Source: an optimization exercise on an open RTL-to-GDS flow (aim: small area and a short achievable clock period). Production flows keep margins and buffers that such runs may drop.
Function was checked by simulation only, so behaviour that the tests miss may differ from the original.
The series may have gaps, and a smaller design here may also do less where the tests do not look.

--- flow/design.v: outline only ---
// module fir_filter: 12121 lines
// module fir_fa: 4 lines
// module fir_xreg: 6 lines
// module fir_sel: 3 lines
// module fir_xnor: 3 lines
// module fir_or: 3 lines
// module fir_pp: 3 lines
module fir_filter #(
    parameter coeff_width = 16,
    parameter input_width = 16,
    parameter output_width = 16,
    parameter internal_width = 16
) (
    input                                   aclk,
    input[input_width-1:0]                  s_axis_tdata,
    input                                   s_axis_tlast,
    input                                   s_axis_tvalid,
    output                                  s_axis_tready,
    output[output_width-1:0]                m_axis_tdata,
    output reg                              m_axis_tlast,
    output reg                              m_axis_tvalid,
    input                                   m_axis_tready,
    input                                   rst_i,
    input signed[coeff_width-1:0]           b0_i,
    input signed[coeff_width-1:0]           b1_i,
    input signed[coeff_width-1:0]           b2_i,
    input signed[coeff_width-1:0]           b3_i,
    input signed[coeff_width-1:0]           b4_i,
    input signed[coeff_width-1:0]           b5_i,
    input signed[coeff_width-1:0]           b6_i,
    input signed[coeff_width-1:0]           b7_i,
    input signed[coeff_width-1:0]           b8_i,
    input signed[coeff_width-1:0]           b9_i,
    input signed[coeff_width-1:0]           b10_i,
    input signed[coeff_width-1:0]           b11_i,
    input signed[coeff_width-1:0]           b12_i,
    input signed[coeff_width-1:0]           b13_i,
    input signed[coeff_width-1:0]           b14_i,
    input signed[coeff_width-1:0]           b15_i,
    input signed[coeff_width-1:0]           b16_i,
    input signed[coeff_width-1:0]           b17_i,
    input signed[coeff_width-1:0]           b18_i,
    input signed[coeff_width-1:0]           b19_i,
    input signed[coeff_width-1:0]           b20_i,
    input signed[coeff_width-1:0]           b21_i,
    input signed[coeff_width-1:0]           b22_i,
    input signed[coeff_width-1:0]           b23_i,
    input signed[coeff_width-1:0]           b24_i,
    input signed[coeff_width-1:0]           b25_i,
    input signed[coeff_width-1:0]           b26_i,
    input signed[coeff_width-1:0]           b27_i,
    input signed[coeff_width-1:0]           b28_i,
    input signed[coeff_width-1:0]           b29_i,
    input signed[coeff_width-1:0]           b30_i
);
  // ...
==> flow/run.sh <==
#!/bin/bash
# synth_recipe.tcl (not shown) runs the flow's synth.tcl, then flattens the netlist and writes it again
# the make line also repeats each setting of config.mk as NAME=value (left out here)
make -C /OpenROAD-flow-scripts/flow DESIGN_CONFIG=/design/flow/config.mk WORK_HOME=/design/flow/orfs CLKGATE_MAP_FILE= SYNTH_SCRIPT=/design/flow/synth_recipe.tcl finish
==> flow/config.mk <==
export PLATFORM = sky130hd
export DESIGN_NAME = fir_filter
export DESIGN_NICKNAME = fir_filter
export VERILOG_FILES = /design/flow/design.v
export SDC_FILE = /design/flow/constraint.sdc
export NUM_CORES = 4
export LEC_CHECK = 0
export ABC_CLOCK_PERIOD_IN_PS = 3000
export CAP_MARGIN = 20
export CORE_MARGIN = 2
export CORE_UTILIZATION = 35
export PLACE_DENSITY = 0.45
export SLEW_MARGIN = 20
export SYNTH_HIERARCHICAL = 1
==> flow/constraint.sdc <==
create_clock -name core_clock -period 10.0 [get_ports {aclk}]
set_input_delay 2.0000 -clock core_clock [delete_from_list [all_inputs] [get_ports {aclk}]]
set_output_delay 2.0000 -clock core_clock [all_outputs]
set_load 0.01 [all_outputs]
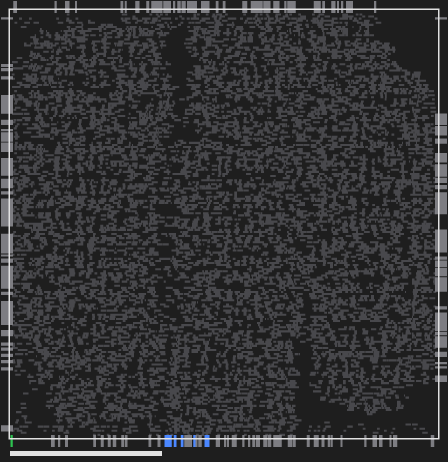
run_1/pins.png
The bar under the picture is 200 um long. Pins as bars across the die edge, other pins in gray.
Green is m_axis_tready, pins 1, direction input, edge bottom. Blue is b19_i, pins 16, direction input, edge bottom.

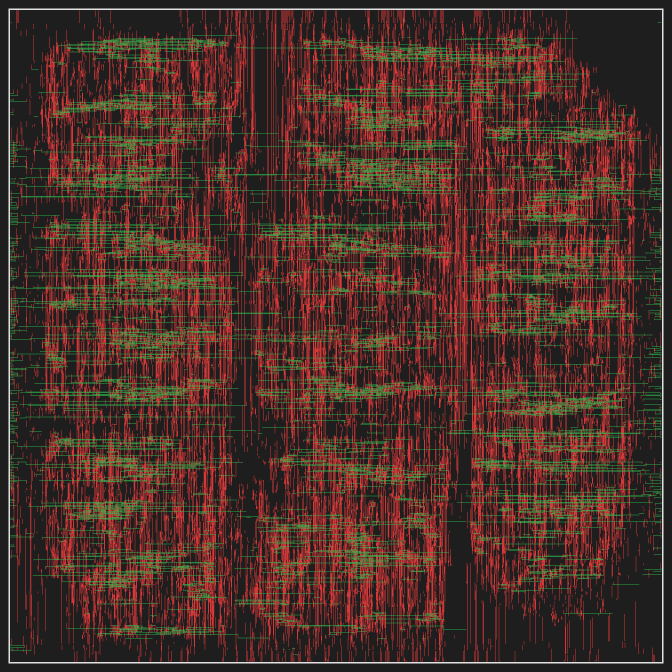
run_1/metal_stack.png
Two of the layers only.
Red is met2, wire length 206 mm. Green is met3, wire length 59.8 mm.
total routed wirelength: 472 mm
total via count after detailed routing: 92,000
routed length per placed instance: 35.3 um

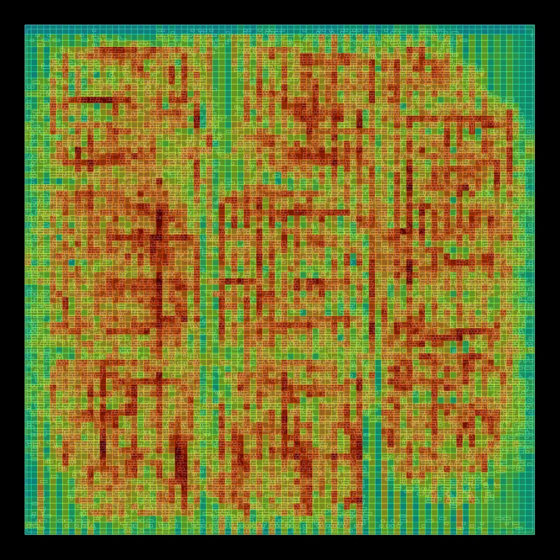
run_1/final_congestion.png
met1 track utilization from global routing: 39.9%
overall fraction of global-route tracks in use: 29.2%
met3 demand-to-capacity share in global routing: 8.65%
Top Usage Layer GRT: met2

==> summary.json, run 1 <==
{
  "outcome": {
    "outcome": "complete, no violations"
  },
  "yosys": {
    "ys.warnings.count": 8,
    "netlist_area_mm2": 0.109,
    "number_of_standard_cells_after_synthesis": 7866
  },
  "cells_and_area": {
    "layout_area_overhead_pct": 18.7,
    "multi_input_comb_area_mm2": 0.0800,
    "post_route_cells_drive_above_1_share_pct": 7.20,
    "clock_buffers": 246,
    "clockNetworkAreaShare_pct": 5.30,
    "layout.area.top_class": "multi-input combinational cells",
    "nonClockBufferCount": 748,
    "multi_input_cells": 6580,
    "final_area_mm2": 0.129,
    "final-seq-area_mm2": 0.0301,
    "multi_input_area_share_pct": 61.8,
    "finalNetCount": 11700,
    "final-instance-count-excl-fill": 13400,
    "antenna-diode-count": 59,
    "area.share.sequential_pct": 23.2
  },
  "route": {
    "first_pass_iters": 17,
    "met3_wirelength_mm": 59.8,
    "wl_met2_mm": 206,
    "route.detailed.drc": 0,
    "drt_iter0_drc": 23100,
    "top_layer_used": "met4",
    "avgViaCountPerCell": 6.87,
    "antenna_violating_nets_post_route": 0
  },
  "critical_path": {
    "crit_type": "reg -> reg",
    "critPathCaptureType": "flop",
    "critical_path.most_common_cell": "fa_1",
    "startpoint_type": "flop",
    "worstPathArrival_ns": 5.99,
    "critPathRequiredTime_ns": 10.78,
    "max_stage_delay_ns": 0.98,
    "rrSetupSlack_ns": 4.79,
    "timing.critical_path.cells": "buf_4, buf_12, a221o_1, fa_1, fa_1, fa_1, fa_1, fa_1, fa_1",
    "worst-path-max-fanout": 154,
    "critPathTopFamily": "adder cells"
  },
  "clock_tree": {
    "post-cts-setup-buffers": 0,
    "cts_tree": "built",
    "clk_latency_ns": 0.91,
    "clock-sinks": 1499,
    "cts-htree-levels": 4,
    "cts.reportedPaths.clkPinSlew_ns": 0.07,
    "numCtsBuffers": 194,
    "post_cts_resized": 0,
    "hold_buffers": 0
  },
  "timing": {
    "timing.clock.skew_ns": 0.0429,
    "tightestPinTransition_ns": 1.29,
    "max_slew_margin_pct": 13.6,
    "setup_total_negative_slack_ns": 0,
    "finalHoldViolCount": 0,
    "post-route-min-period_ns": 5.21,
    "rsz_0062_raised_after_global_routing": "no",
    "layout_worst_path_cycle_share_pct": 52.1,
    "report.final.setup_viol": 0,
    "max_freq_ghz": 0.192
  },
  "grt": {
    "antenna_found_initial": 34,
    "grt_pass1_vias": 95700,
    "grt_start_max_net_pins": 172,
    "overflow": 0
  },
  "die": {
    "dieArea_mm2": 0.316,
    "io_pins": 536,
    "fp.dieH_um": 562,
    "floorplan.initialDensity_pct": 35.2,
    "placementRows": 204,
    "tapcell.inserted": 4120,
    "fp.coreArea_mm2": 0.309
  },
  "hold_path": {
    "hp-class": "reg -> reg",
    "whs_path_depth": 0
  },
  "run": {
    "max-cap-violations": 0
  },
  "placement": {
    "count_of_input_and_output_buffers": 533,
    "gp_congestion": 0.896,
    "hpwl_mm": 316,
    "detailed_place.area_mm2": 0.122,
    "place_inst": 13000
  }
}
-- run 1: per-stage QoR --
stage	hold WS, ns	setup slack, ns	util (%)
floorplan	0.310	2.77	-
global placement	0.315	4.98	39.5
detailed placement	0.313	4.90	39.6
CTS	0.327	4.88	41.8
global route	0.331	4.64	41.8
finish	0.327	4.79	41.9
-- run 1: placed cells by master (no fill, tap or decap), drive strengths merged, types with 2 or more instances in the layout --
cell type,instances
fa,2106
a222oi,1984
dfxtp,1499
a221o,810
clkdlybuf4s50,532
nor2b,525
and2,265
conb,264
nand2,258
clkbuf,246
buf,216
xnor2,132
or2,124
diode,59
clkinv,48
inv,37
bufinv,28
ha,23
clkinvlp,20
nor2,20
o21ai,11
a21oi,10
xor2,7
nor3,7
a211oi,5
a31oi,4
o21a,4
mux2,4
nand3,3
a21o,2
o211ai,2
nand4,2
o21bai,2
## Run 2: large edit since run 1, in outline
flow/design.v: 12143 -> 12210 lines; modules unchanged: 6
  fir_filter: edited, 12121 -> 12181 lines
  fir_ctl: new, 7 lines
==> module fir_ctl as of run 2 <==
module fir_ctl (input clk, input va, input rst, output reg vr, output reg hr, output reg rr);
    always @(posedge clk) begin
        vr <= va & ~rst;
        hr <= ~va & ~rst;
        rr <= rst;
    end
endmodule
==> flow/flow/run.sh (new file) <==
#!/bin/bash
# The standard layout, with two changes to how it is made:
#  - port buffers are buf_2 cells (every port still gets its own buffer);
#  - timing repair aims for more setup slack than the clock period needs,
#    so that the tools work on the paths that set the achieved period.
# The constraints (constraint.sdc) are the standard flow's, unchanged.
set -uo pipefail
bash standard.sh SETUP_SLACK_MARGIN=6.4 "BUFFER_PORTS_ARGS=-buffer_cell sky130_fd_sc_hd__buf_2" finish > standard.log 2>&1
status=$?
cp -r orfs/logs logs_orfs 2>/dev/null || true
exit $status
==> flow/standard.sh (new file) <==
#!/bin/bash
# synth_recipe.tcl (not shown) runs the flow's synth.tcl, then flattens the netlist and writes it again
# the make line also repeats each setting of config.mk as NAME=value (left out here)
make -C /OpenROAD-flow-scripts/flow DESIGN_CONFIG=/design/flow/config.mk WORK_HOME=/design/flow/orfs CLKGATE_MAP_FILE= SYNTH_SCRIPT=/design/flow/synth_recipe.tcl "${@:-finish}"
removed: flow/run.sh
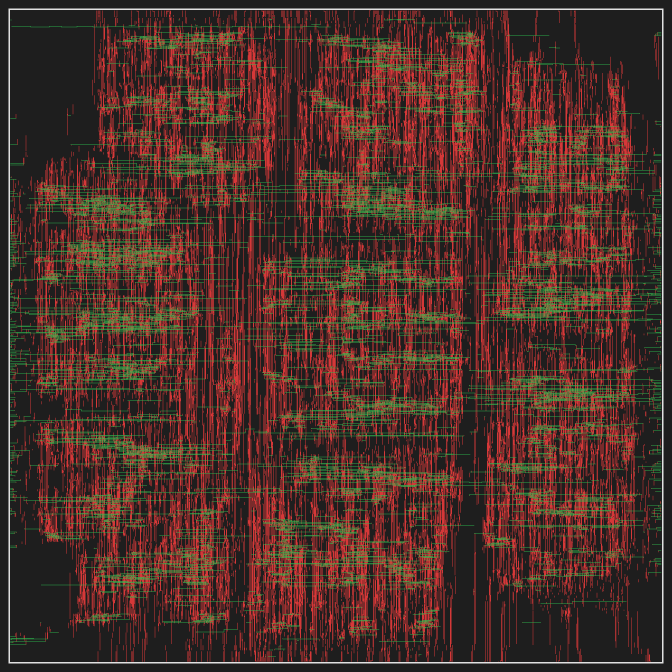
run_2/metal_stack.png
Two of the layers only.
Red is met2, wire length 213 mm. Green is met3, wire length 59.1 mm.

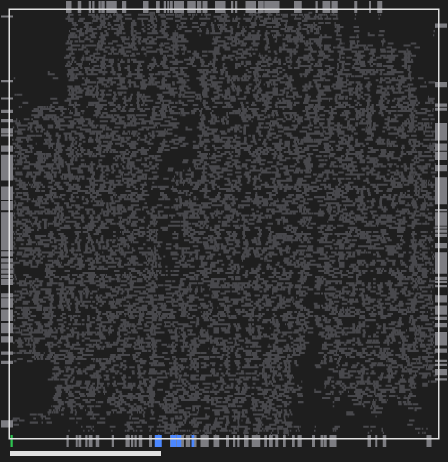
run_2/pins.png
The bar under the picture is 200 um long. Pins as bars across the die edge, other pins in gray.
Blue is b19_i, pins 16, direction input, edge bottom. Green is m_axis_tready, pins 1, direction input, edge bottom.
All pins by edge: 151 left, 146 right, 121 top, 118 bottom.

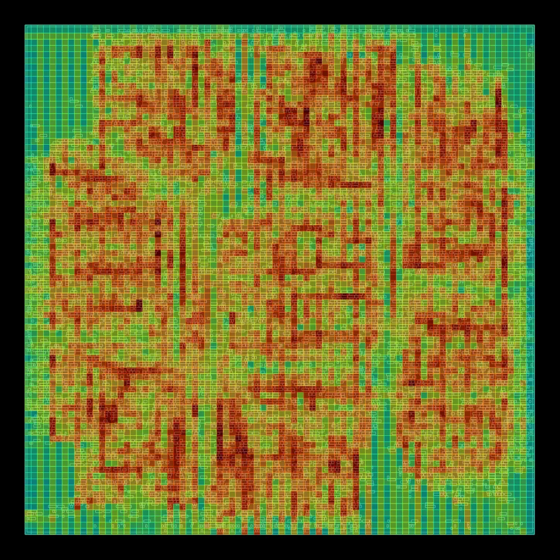
run_2/final_congestion.png
utilization after layout: 42.2%
met3 demand-to-capacity share in global routing: 8.37%
routed length per placed instance: 34.7 um
overall fraction of global-route tracks in use: 28.4%

==> summary.json, run 2 <==
{
  "cells_and_area": {
    "multi_input_comb_area_mm2": 0.0825,
    "finalNetCount": 12000,
    "multi_input_cells": 6642,
    "area.share.sequential_pct": 24.1,
    "n_fill_cell": 29400,
    "clock_buffers": 257,
    "layout_commonest_cell": "a222oi_1",
    "final-seq-area_mm2": 0.0323,
    "final-nonclk-buf-share_pct": 4.96,
    "clockNetworkAreaShare_pct": 5.34,
    "antenna-diode-count": 46,
    "post_route_cells_drive_above_1_share_pct": 22.0,
    "inverters": 22,
    "final_cell_mix": "a222oi_1, fa_1, dfxtp_1",
    "number_of_flip_flops_and_latches": 1587,
    "layout.area.top_class": "multi-input combinational cells",
    "multi_input_area_share_pct": 61.6,
    "final_area_mm2": 0.134,
    "nonClockBufferCount": 941,
    "layout_area_overhead_pct": 20.4
  },
  "route": {
    "avgViaCountPerCell": 6.82,
    "drt_iter0_drc": 23100,
    "route.detailed.drc": 0,
    "routed-via-count": 94000,
    "wl_met2_mm": 213,
    "first_pass_iters": 14,
    "top_layer_used": "met5",
    "met3_wirelength_mm": 59.1,
    "antenna_violating_nets_post_route": 0,
    "wl_mm": 478,
    "wl_met1_mm": 185
  },
  "critical_path": {
    "rrSetupSlack_ns": 6.36,
    "worstPathArrival_ns": 4.41,
    "crit_type": "reg -> reg",
    "timing.reg2reg.worst_path_depth": 6,
    "critPathCaptureType": "flop",
    "critPathRequiredTime_ns": 10.77,
    "worst-path-max-fanout": 8,
    "startpoint_type": "flop"
  },
  "die": {
    "io_pins": 536,
    "fp.dieH_um": 568,
    "floorplan.initialDensity_pct": 35.1,
    "die_width_um": 568,
    "dieArea_mm2": 0.323,
    "placementRows": 207,
    "tapcell.inserted": 4180,
    "fp.coreArea_mm2": 0.317
  },
  "timing": {
    "max_slew_margin_pct": 27.7,
    "max_freq_ghz": 0.275,
    "rsz_0062_raised_after_global_routing": "yes",
    "report.final.setup_viol": 0,
    "layout_worst_path_cycle_share_pct": 36.4,
    "post-route-min-period_ns": 3.64,
    "timing_max_transition_violations_final": 0,
    "tightestPinTransition_ns": 1.08,
    "postLayoutSetupSlackWorst_ns": 6.36,
    "timing.clock.skew_ns": 0.0520,
    "finalHoldViolCount": 0,
    "setup_total_negative_slack_ns": 0
  },
  "placement": {
    "hpwl_mm": 318,
    "detailed_place.area_mm2": 0.122,
    "gp_congestion": 0.891,
    "count_of_input_and_output_buffers": 533,
    "pre_cts_slack_ns": 5.82
  },
  "clock_tree": {
    "cts_tree": "built",
    "clk_latency_ns": 0.94,
    "cts-htree-levels": 4,
    "hold_buffers": 0,
    "clock-sinks": 1587,
    "cts.reportedPaths.clkPinSlew_ns": 0.06,
    "post-cts-setup-buffers": 38,
    "clockBufferDepth": 4,
    "ctsRootBufferMaster": "clkbuf_16",
    "post_cts_resized": 637,
    "numCtsBuffers": 201
  },
  "run": {
    "max-cap-violations": 0
  },
  "outcome": {
    "outcome": "complete, no violations"
  },
  "yosys": {
    "number_of_standard_cells_after_synthesis": 8013,
    "postSynthAreaPerCell_um2": 13.9,
    "ys.warnings.count": 9,
    "netlist_area_mm2": 0.111
  },
  "grt": {
    "grt_start_max_net_pins": 73,
    "antenna_found_initial": 39,
    "grt.busiest_layer": "met2",
    "grt.met2_usage_pct": 42.7,
    "grtUsageMet1_pct": 38.2,
    "grt_pass1_vias": 95900,
    "overflow": 0
  },
  "hold_path": {
    "hp-class": "reg -> reg",
    "whs_path_depth": 0
  }
}
run 2: cell count changes in the layout (fill, tap and decap cells not counted), moves of 46 or more:
cell and change:
dfxtp_1 -85, clkdlybuf4s50_1 -532, dfxtp_2 +91, nor2b_4 +188, and2_4 +80, fa_2 +191, buf_2 +532, and2_1 -107
fa_1 -191, buf_4 +46, nor2b_1 -198, dfxtp_4 +82, buf_6 +120
run 2: stage by stage:
stage	hold slack (ns)	utilization [%]	cells
2_1_floorplan	0.310	-	8276
3_3_place_gp	0.319	38.5	13200
3_5_place_dp	0.316	38.5	13200
4_1_cts	0.330	41.3	13600
5_1_grt	0.335	42.2	13800
6_report	0.329	42.2	13800
run 2: worst max-delay path, stage by stage (launching register included):
cell	delay (ns)
dfxtp_1	0.89
a222oi_1	0.28
fa_1	0.48
fa_1	0.47
fa_2	0.38
fa_1	0.56
fa_1	0.46
==> run 3: too many edits to list; what changed since run 2 <==
flow/design.v: 12210 -> 12068 lines; modules unchanged: 6
  fir_filter: edited, 12181 -> 12039 lines
  fir_ctl: edited, 7 -> 7 lines
==> module fir_ctl as of run 3 <==
module fir_ctl (input clk, input va, input rst, input rd, output reg vr, output reg hr, output reg rr);
    always @(posedge clk) begin
        vr <= va & ~rst;
        hr <= ~va & ~rst;
        rr <= rst | rd;
    end
endmodule
--- a/flow/config.mk
+++ b/flow/config.mk
@@ -10,4 +10,5 @@
 export CORE_MARGIN = 2
 export CORE_UTILIZATION = 35
+export CTS_BUF_LIST = sky130_fd_sc_hd__clkbuf_8
 export PLACE_DENSITY = 0.45
 export SLEW_MARGIN = 20
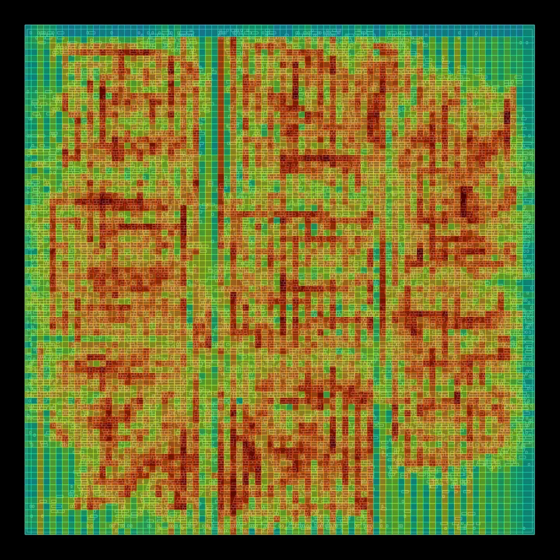
run_3/final_congestion.png
utilization after layout: 42.4%
met1 track utilization from global routing: 38.5%

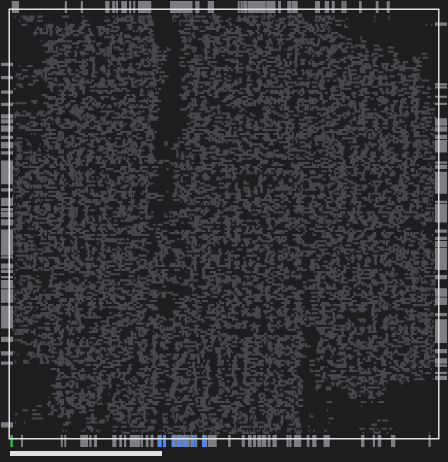
run_3/pins.png
The bar under the picture is 200 um long. Pins as bars across the die edge, other pins in gray.
Blue is b19_i, pins 16, direction input, edge bottom. Green is m_axis_tready, pins 1, direction input, edge bottom.
All pins by edge: 147 right, 145 left, 123 bottom, 121 top.
die boundary height: 565 um
die span in x: 565 um
count of input and output buffers: 533

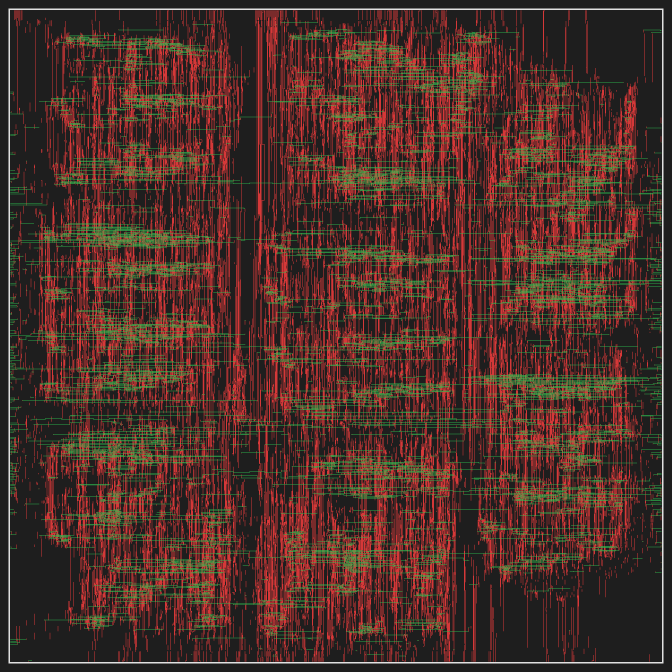
run_3/metal_stack.png
Two of the layers only.
Red is met2, wire length 212 mm. Green is met3, wire length 57.1 mm.

==> summary.json, run 3 <==
{
  "cells_and_area": {
    "clock_buffers": 385,
    "final-nonclk-buf-share_pct": 5.42,
    "multi_input_comb_area_mm2": 0.0805,
    "layout_area_overhead_pct": 20.1,
    "final_cell_mix": "a222oi_1, fa_1, dfxtp_1",
    "antenna-diode-count": 50,
    "nonClockBufferCount": 1001,
    "area.share.sequential_pct": 24.4,
    "final-instance-count-excl-fill": 13700,
    "number_of_flip_flops_and_latches": 1588,
    "final_area_mm2": 0.132,
    "layout.area.top_class": "multi-input combinational cells",
    "n_fill_cell": 29300,
    "finalNetCount": 11900,
    "multi_input_area_share_pct": 60.8,
    "clockNetworkAreaShare_pct": 5.28,
    "multi_input_cells": 6316
  },
  "timing": {
    "postLayoutSetupSlackWorst_ns": 6.43,
    "timing.clock.skew_ns": 0.0725,
    "rsz_0062_raised_after_global_routing": "yes",
    "timing_max_transition_violations_final": 0,
    "setup_total_negative_slack_ns": 0,
    "post-route-min-period_ns": 3.57,
    "holdWs_ns": 0.308,
    "max_freq_ghz": 0.280,
    "max_slew_margin_pct": 25.8,
    "finalHoldViolCount": 0,
    "layout_worst_path_cycle_share_pct": 35.7,
    "report.final.setup_viol": 0
  },
  "die": {
    "dieArea_mm2": 0.319,
    "placementRows": 205,
    "io_pins": 536,
    "floorplan.initialDensity_pct": 35.3
  },
  "hold_path": {
    "whs_path_depth": 0,
    "hp-class": "reg -> reg"
  },
  "yosys": {
    "number_of_standard_cells_after_synthesis": 7960,
    "ys.warnings.count": 9,
    "postSynthAreaPerCell_um2": 13.8
  },
  "route": {
    "wl_mm": 476,
    "drt_iter0_drc": 23600,
    "routedWlPerCell_um": 34.8,
    "route.detailed.drc": 0,
    "wl_met2_mm": 212,
    "first_pass_iters": 22,
    "wl_met1_mm": 185,
    "routed-via-count": 93400,
    "met3_wirelength_mm": 57.1,
    "antenna_violating_nets_post_route": 0
  },
  "placement": {
    "hpwl_mm": 317,
    "pre_cts_slack_ns": 5.66,
    "place_inst": 12800,
    "detailed_place.area_mm2": 0.120,
    "gp_congestion": 0.883
  },
  "clock_tree": {
    "ctsRootBufferMaster": "clkbuf_8",
    "hold_buffers": 0,
    "clk_latency_ns": 1.11,
    "cts-htree-levels": 5,
    "cts_tree": "built",
    "clockBufferDepth": 4,
    "numCtsBuffers": 311
  },
  "outcome": {
    "outcome": "complete, no violations"
  },
  "critical_path": {
    "worst-path-max-fanout": 9,
    "worstPathArrival_ns": 4.49,
    "critPathRequiredTime_ns": 10.92,
    "critPathCaptureType": "flop",
    "startpoint_type": "flop",
    "timing.reg2reg.worst_path_depth": 7
  },
  "grt": {
    "grt_pass1_vias": 95600,
    "overall_fraction_of_global_route_tracks_in_use_pct": 28.6,
    "overflow": 0,
    "grt_start_max_net_pins": 65
  },
  "run": {
    "max-cap-violations": 0
  }
}
==> run 3: what timing repair did <==
| action | 4_1_cts | 5_1_grt |
|---|---|---|
| cloned | 2 | 4 |
| pin swaps | 102 | 279 |
| resized for setup | 679 | 503 |
| buffers inserted | 85 | 151 |
| setup endpoints to repair | 404 | 170 |
==> run 3: worst max-delay path, stage by stage, from the launching register on <==
cell and delay [ns]:
dfxtp_1 0.49, nor2b_4 0.12, a222oi_1 0.54, fa_1 0.53
fa_1 0.50, fa_1 0.42, fa_1 0.40, fa_1 0.45
==> run 3: layer usage <==
metal,up-vias,GRT usage [%]
met3,1147,7.68
met5,-,0.179
li1,36700,-
met1,48100,38.5
met4,4,12.7
met2,7420,43.0
==> run 4, diff against run 3 <==
--- a/flow/config.mk
+++ b/flow/config.mk
@@ -7,9 +7,8 @@
 export LEC_CHECK = 0
 export ABC_CLOCK_PERIOD_IN_PS = 3000
-export CAP_MARGIN = 20
+export CAP_MARGIN = 10
 export CORE_MARGIN = 2
 export CORE_UTILIZATION = 35
-export CTS_BUF_LIST = sky130_fd_sc_hd__clkbuf_8
 export PLACE_DENSITY = 0.45
-export SLEW_MARGIN = 20
+export SLEW_MARGIN = 10
 export SYNTH_HIERARCHICAL = 1
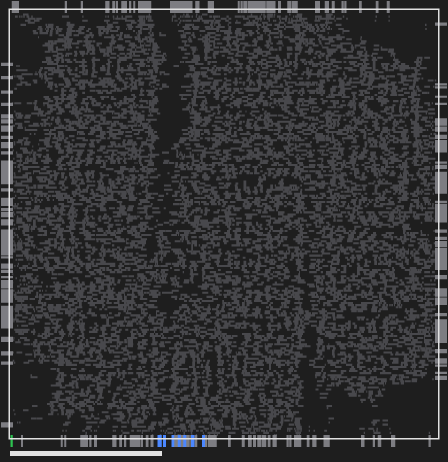
run_4/pins.png
The bar under the picture is 200 um long. Pins as bars across the die edge, other pins in gray.
Green is m_axis_tready, pins 1, direction input, edge bottom. Blue is b19_i, pins 16, direction input, edge bottom.

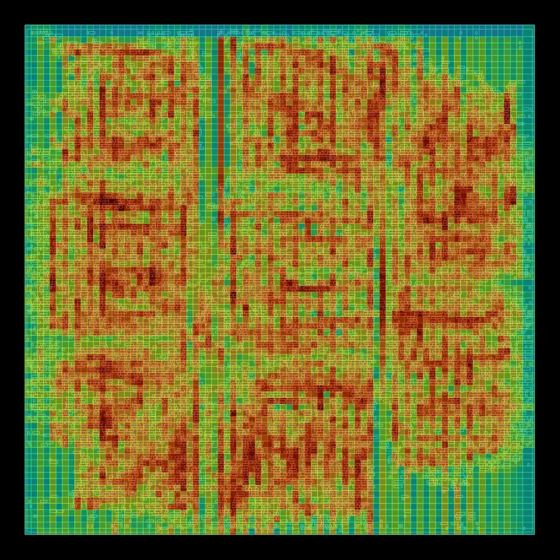
run_4/final_congestion.png
overall fraction of global-route tracks in use: 28.5%
utilization after layout: 42.4%
met3 demand-to-capacity share in global routing: 7.44%
met2 usage in global routing: 43.2%

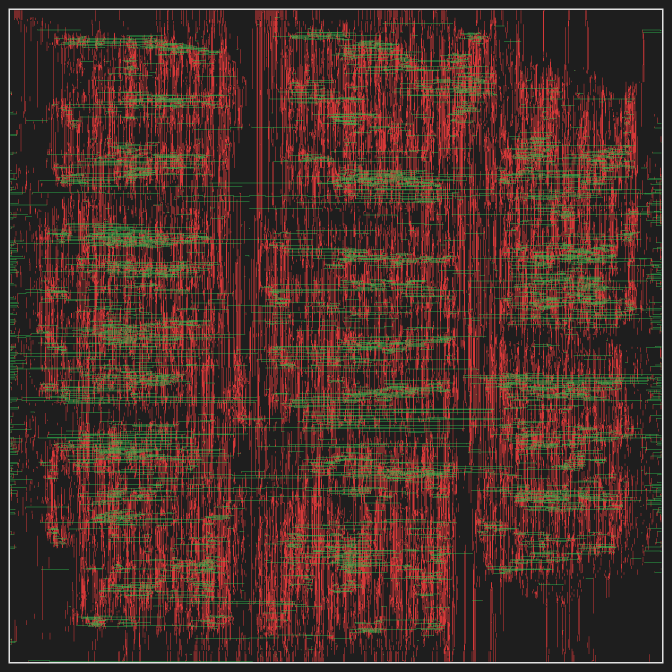
run_4/metal_stack.png
Two of the layers only.
Red is met2, wire length 212 mm. Green is met3, wire length 56.3 mm.
routed length per placed instance: 35.2 um
total via count after detailed routing: 92,300
total routed wirelength: 474 mm

==> summary.json, run 4 <==
{
  "critical_path": {
    "startpoint_type": "flop",
    "worstPathArrival_ns": 4.44,
    "rrSetupSlack_ns": 6.31,
    "timing.reg2reg.worst_path_depth": 7,
    "critPathCaptureType": "flop",
    "critPathRequiredTime_ns": 10.75,
    "worst-path-max-fanout": 8,
    "crit_type": "reg -> reg"
  },
  "timing": {
    "rsz_0062_raised_after_global_routing": "yes",
    "max_slew_margin_pct": 19.4,
    "report.final.setup_viol": 0,
    "finalHoldViolCount": 0,
    "postLayoutSetupSlackWorst_ns": 6.31,
    "max_freq_ghz": 0.271,
    "tightestPinTransition_ns": 1.21,
    "holdWs_ns": 0.332,
    "setup_total_negative_slack_ns": 0,
    "timing_max_transition_violations_final": 0,
    "post-route-min-period_ns": 3.69,
    "layout_worst_path_cycle_share_pct": 36.9,
    "timing.clock.skew_ns": 0.0514
  },
  "placement": {
    "detailed_place.area_mm2": 0.120,
    "place_inst": 12800,
    "gp_congestion": 0.883,
    "count_of_input_and_output_buffers": 533,
    "pre_cts_slack_ns": 5.66,
    "hpwl_mm": 317
  },
  "die": {
    "die_width_um": 565,
    "fp.dieH_um": 565,
    "fp.coreArea_mm2": 0.312,
    "dieArea_mm2": 0.319,
    "placementRows": 205,
    "io_pins": 536,
    "floorplan.initialDensity_pct": 35.3
  },
  "yosys": {
    "postSynthAreaPerCell_um2": 13.8,
    "netlist_area_mm2": 0.110,
    "number_of_standard_cells_after_synthesis": 7960,
    "ys.warnings.count": 9
  },
  "clock_tree": {
    "hold_buffers": 0,
    "cts-htree-levels": 4,
    "cts.reportedPaths.clkPinSlew_ns": 0.06,
    "clock-sinks": 1588,
    "cts_tree": "built",
    "clk_latency_ns": 0.91,
    "ctsRootBufferMaster": "clkbuf_16",
    "numCtsBuffers": 202,
    "clockBufferDepth": 4
  },
  "grt": {
    "grt_start_max_net_pins": 65,
    "overflow": 0,
    "grt_pass1_vias": 94700,
    "antenna_found_initial": 28,
    "global_route_wire_length_before_repair_mm": 675
  },
  "route": {
    "route.detailed.drc": 0,
    "avgViaCountPerCell": 6.85,
    "antenna_violating_nets_post_route": 0,
    "drt_iter0_drc": 23200,
    "first_pass_iters": 20
  },
  "cells_and_area": {
    "layout_commonest_cell": "a222oi_1",
    "n_fill_cell": 29100,
    "final-instance-count-excl-fill": 13500,
    "final_area_mm2": 0.133,
    "final_cell_mix": "a222oi_1, fa_1, dfxtp_1",
    "post_route_cells_drive_above_1_share_pct": 22.9,
    "finalNetCount": 11800,
    "layout_area_overhead_pct": 20.3
  },
  "run": {
    "max-cap-violations": 0
  },
  "hold_path": {
    "hp-class": "reg -> reg",
    "whs_path_depth": 0
  },
  "outcome": {
    "outcome": "complete, no violations"
  }
}
[run 4: layout make-up]
cell class / instances / area [um2] / area share (%)
Tap cell: 4140 / 5180 / 3.91
Clock inverter: 111 / 1580 / 1.19
Sequential cell: 1588 / 32300 / 24.4
Timing Repair Buffer: 1004 / 7200 / 5.43
Antenna cell: 31 / 77.6 / 0.0585
Inverter: 24 / 90.1 / 0.0680
Clock buffer: 253 / 5540 / 4.18
Multi-Input combinational cell: 6321 / 80600 / 60.8
[run 4: critical path, cell delays in order, from the launching register on]
cell      delay, ns
dfxtp_4        0.38
nor2b_4        0.16
buf_4          0.17
a222oi_1       0.84
fa_1           0.57
fa_1           0.43
fa_1           0.48
fa_1           0.48
[run 4: layer usage]
metal  up-vias  track usage, %  wire length [um]
met1     47800            38.4            183000
met4         6            12.6             22500
met5         -           0.283               188
met3      1028            7.44             56300
li1      36500               -                 -
met2      7027            43.2            212000
[run 4: timing repair]
item,CTS,global route
gates resized for setup,695,523
setup endpoints to repair,398,186
buffers inserted,93,146
cloned,1,10
pin swaps,107,289
## Run 5: large edit since run 4, in outline
flow/design.v: 12068 -> 12060 lines; modules unchanged: 7
  fir_filter: edited, 12039 -> 12031 lines
--- a/flow/flow/run.sh
+++ b/flow/flow/run.sh
@@ -6,5 +6,5 @@
 # The constraints (constraint.sdc) are the standard flow's, unchanged.
 set -uo pipefail
-bash standard.sh SETUP_SLACK_MARGIN=6.4 "BUFFER_PORTS_ARGS=-buffer_cell sky130_fd_sc_hd__buf_2" finish > standard.log 2>&1
+bash standard.sh SETUP_SLACK_MARGIN=6.5 "BUFFER_PORTS_ARGS=-buffer_cell sky130_fd_sc_hd__buf_2" finish > standard.log 2>&1
 status=$?
 cp -r orfs/logs logs_orfs 2>/dev/null || true
--- a/flow/config.mk
+++ b/flow/config.mk
@@ -7,8 +7,10 @@
 export LEC_CHECK = 0
 export ABC_CLOCK_PERIOD_IN_PS = 3000
-export CAP_MARGIN = 10
+export CAP_MARGIN = 20
 export CORE_MARGIN = 2
 export CORE_UTILIZATION = 35
+export CTS_CLUSTER_DIAMETER = 60
+export CTS_CLUSTER_SIZE = 25
 export PLACE_DENSITY = 0.45
-export SLEW_MARGIN = 10
+export SLEW_MARGIN = 20
 export SYNTH_HIERARCHICAL = 1
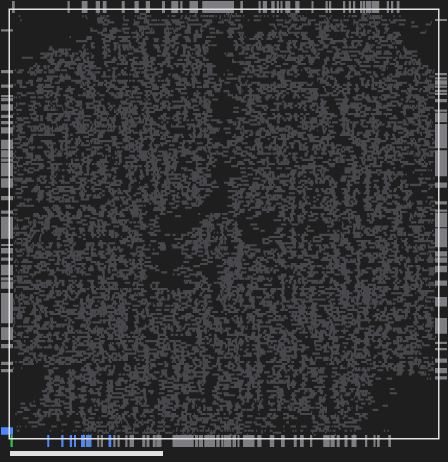
run_5/pins.png
The bar under the picture is 200 um long. Pins as bars across the die edge, other pins in gray.
Blue is b19_i, pins 16, direction input, edge 10 bottom, 6 left. Green is m_axis_tready, pins 1, direction input, edge bottom.
die span in x: 559 um
die boundary height: 559 um

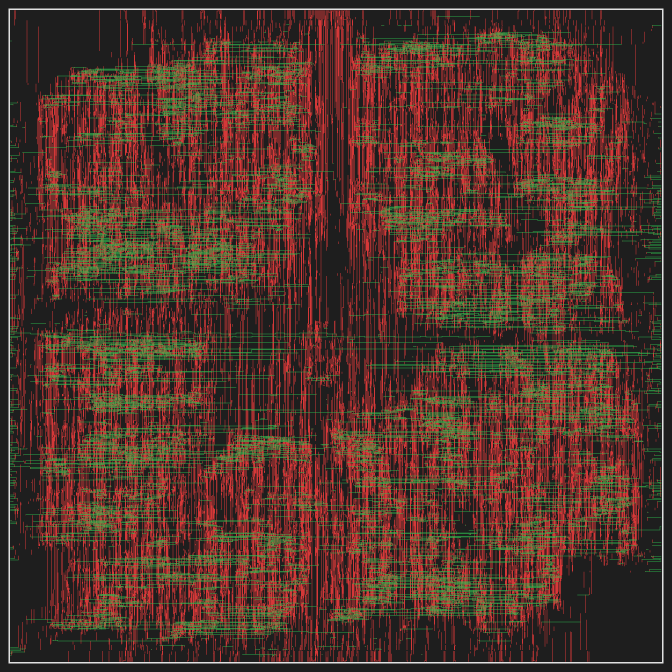
run_5/metal_stack.png
Two of the layers only.
Green is met3, wire length 79.2 mm. Red is met2, wire length 241 mm.
total routed wirelength: 561 mm
routed length per placed instance: 41.0 um

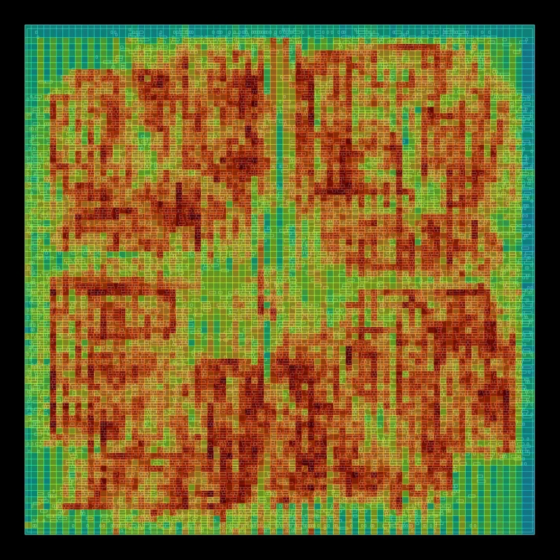
run_5/final_congestion.png
met1 track utilization from global routing: 42.1%
overall fraction of global-route tracks in use: 32.8%
met3 demand-to-capacity share in global routing: 10.0%
utilization after layout: 44.9%
met2 usage in global routing: 49.5%

==> summary.json, run 5 <==
{
  "critical_path": {
    "critPathCaptureType": "flop",
    "crit_slowest_cell": "dfxtp_1",
    "timing.reg2reg.worst_path_depth": 5,
    "crit_type": "reg -> reg",
    "worstPathArrival_ns": 4.39,
    "max_stage_delay_ns": 1.07,
    "startpoint_type": "flop",
    "critical_path.most_common_cell": "fa_1",
    "worst-path-max-fanout": 8,
    "critical_path.n_buffers_inverters": 0,
    "rrSetupSlack_ns": 6.41,
    "worst-path-stages": 5,
    "critPathTopFamily": "adder cells",
    "timing.critical_path.cells": "a222oi_1, fa_1, fa_1, fa_1, fa_1",
    "critPathRequiredTime_ns": 10.80
  },
  "timing": {
    "tightestPinTransition_ns": 1.15,
    "report.final.setup_viol": 0,
    "max_slew_margin_pct": 23.3,
    "holdWs_ns": 0.326,
    "max_freq_ghz": 0.278,
    "timing_max_transition_violations_final": 0,
    "post-route-min-period_ns": 3.59,
    "timing.clock.skew_ns": 0.0724,
    "postLayoutSetupSlackWorst_ns": 6.41,
    "finalHoldViolCount": 0,
    "layout_worst_path_cycle_share_pct": 35.9,
    "setup_total_negative_slack_ns": 0,
    "rsz_0062_raised_after_global_routing": "yes"
  },
  "hold_path": {
    "whs_path_depth": 0,
    "hp-class": "reg -> reg"
  },
  "clock_tree": {
    "clockBufferDepth": 4,
    "clk_latency_ns": 0.94,
    "cts-htree-levels": 4,
    "cts_tree": "built",
    "hold_buffers": 0,
    "clock-sinks": 1464,
    "cts.reportedPaths.clkPinSlew_ns": 0.08,
    "numCtsBuffers": 197,
    "ctsRootBufferMaster": "clkbuf_16"
  },
  "grt": {
    "antenna_found_initial": 26,
    "global_route_wire_length_before_repair_mm": 738,
    "overflow": 0,
    "grt_start_max_net_pins": 71,
    "grt_pass1_vias": 98400
  },
  "route": {
    "route.detailed.drc": 0,
    "first_pass_iters": 17,
    "drt_iter0_drc": 25200,
    "routed-via-count": 98400,
    "avgViaCountPerCell": 7.19,
    "antenna_violating_nets_post_route": 0
  },
  "die": {
    "placementRows": 203,
    "fp.coreArea_mm2": 0.306,
    "io_pins": 536,
    "floorplan.initialDensity_pct": 35.2,
    "dieArea_mm2": 0.312
  },
  "yosys": {
    "number_of_standard_cells_after_synthesis": 7845,
    "ys.warnings.count": 9,
    "netlist_area_mm2": 0.108,
    "postSynthAreaPerCell_um2": 13.7
  },
  "cells_and_area": {
    "final-instance-count-excl-fill": 13700,
    "finalNetCount": 12000,
    "final_area_mm2": 0.137,
    "final_cell_mix": "a222oi_1, fa_1, dfxtp_1",
    "layout_commonest_cell": "a222oi_1",
    "layout_area_overhead_pct": 27.6,
    "post_route_cells_drive_above_1_share_pct": 28.8,
    "n_fill_cell": 27900
  },
  "placement": {
    "count_of_input_and_output_buffers": 533,
    "gp_congestion": 0.883,
    "hpwl_mm": 311,
    "pre_cts_slack_ns": 5.50,
    "place_inst": 12600,
    "detailed_place.area_mm2": 0.117
  },
  "outcome": {
    "outcome": "complete, no violations"
  },
  "run": {
    "max-cap-violations": 0
  }
}
## run 5: worst reg2reg max path: cells and delay by family, from the launching register on
kind,cells,cell delay (ns)
DFF,1,1.07
adders and majority gates,4,2.04
AOI/OAI and AO/OA,1,0.36
## run 5: cell type report
class                   count  area (um2)  share of cell area [%]
well taps                4100        5130                    3.73
flip-flops and latches   1464       30100                    21.9
multi-input cells        6328       81000                    58.9
diodes                     28        70.1                  0.0510
repair buffers           1372       13800                    10.0
clock inverters           155        2100                    1.53
clock buffers             211        5160                    3.75
inverters                  23        86.3                  0.0628
## run 5: what timing repair did
| action | 4_1_cts | 5_1_grt |
|---|---|---|
| setup endpoints to repair | 469 | 173 |
| gates cloned | 32 | 59 |
| pin swaps | 242 | 402 |
| gates resized for setup | 1125 | 506 |
| buffers inserted | 373 | 211 |
## run 5: routing by layer
metal	GRT usage (%)	part of all wire, %	vias to the layer above
li1	-	-	36900
met1	42.1	36	50300
met2	49.5	43	9163
met3	10.0	14	1897
met4	17.6	6.9	20
met5	0.216	0.051	-

what the ideal ports hide:
The flow's constraints put no driver on any port. The routed layouts listed below were extracted and timed again, unchanged, in two steps.
Step 1, drivers: a clkbuf_16 drives aclk and a buf_2 each remaining input, both assumed.
Step 2 times the ports against the registers' clock, not the clock port: input delays grow and output delays shrink by t, the midpoint of the rising clock arrivals with the driver on.
a / b / c = ideal ports / drivers / drivers and shift; a / b = the first two.
run	t, ns	slack for setup (ns)	hold WS [ns]	worst data-port slew with drivers (ns)	cell pins on the clock port's net
run 1	0.996	4.795 / 4.795 / 4.795	0.327 / 0.327 / 0.327	0.08	1
run 2	1.024	6.357 / 6.357 / 6.005	0.329 / 0.329 / 0.329	0.21	1
run 3	1.172	6.431 / 6.407 / 6.431	0.308 / 0.308 / 0.308	0.08	1
run 4	0.991	6.314 / 6.314 / 6.314	0.332 / 0.332 / 0.332	0.08	1
run 5	1.005	6.407 / 6.407 / 6.049	0.326 / 0.326 / 0.326	0.29	1
After both steps every run listed still meets setup and hold. For run 5, which loses most, drivers alone change the setup slack by 0.000 ns; drivers and shift together by -0.358 ns.
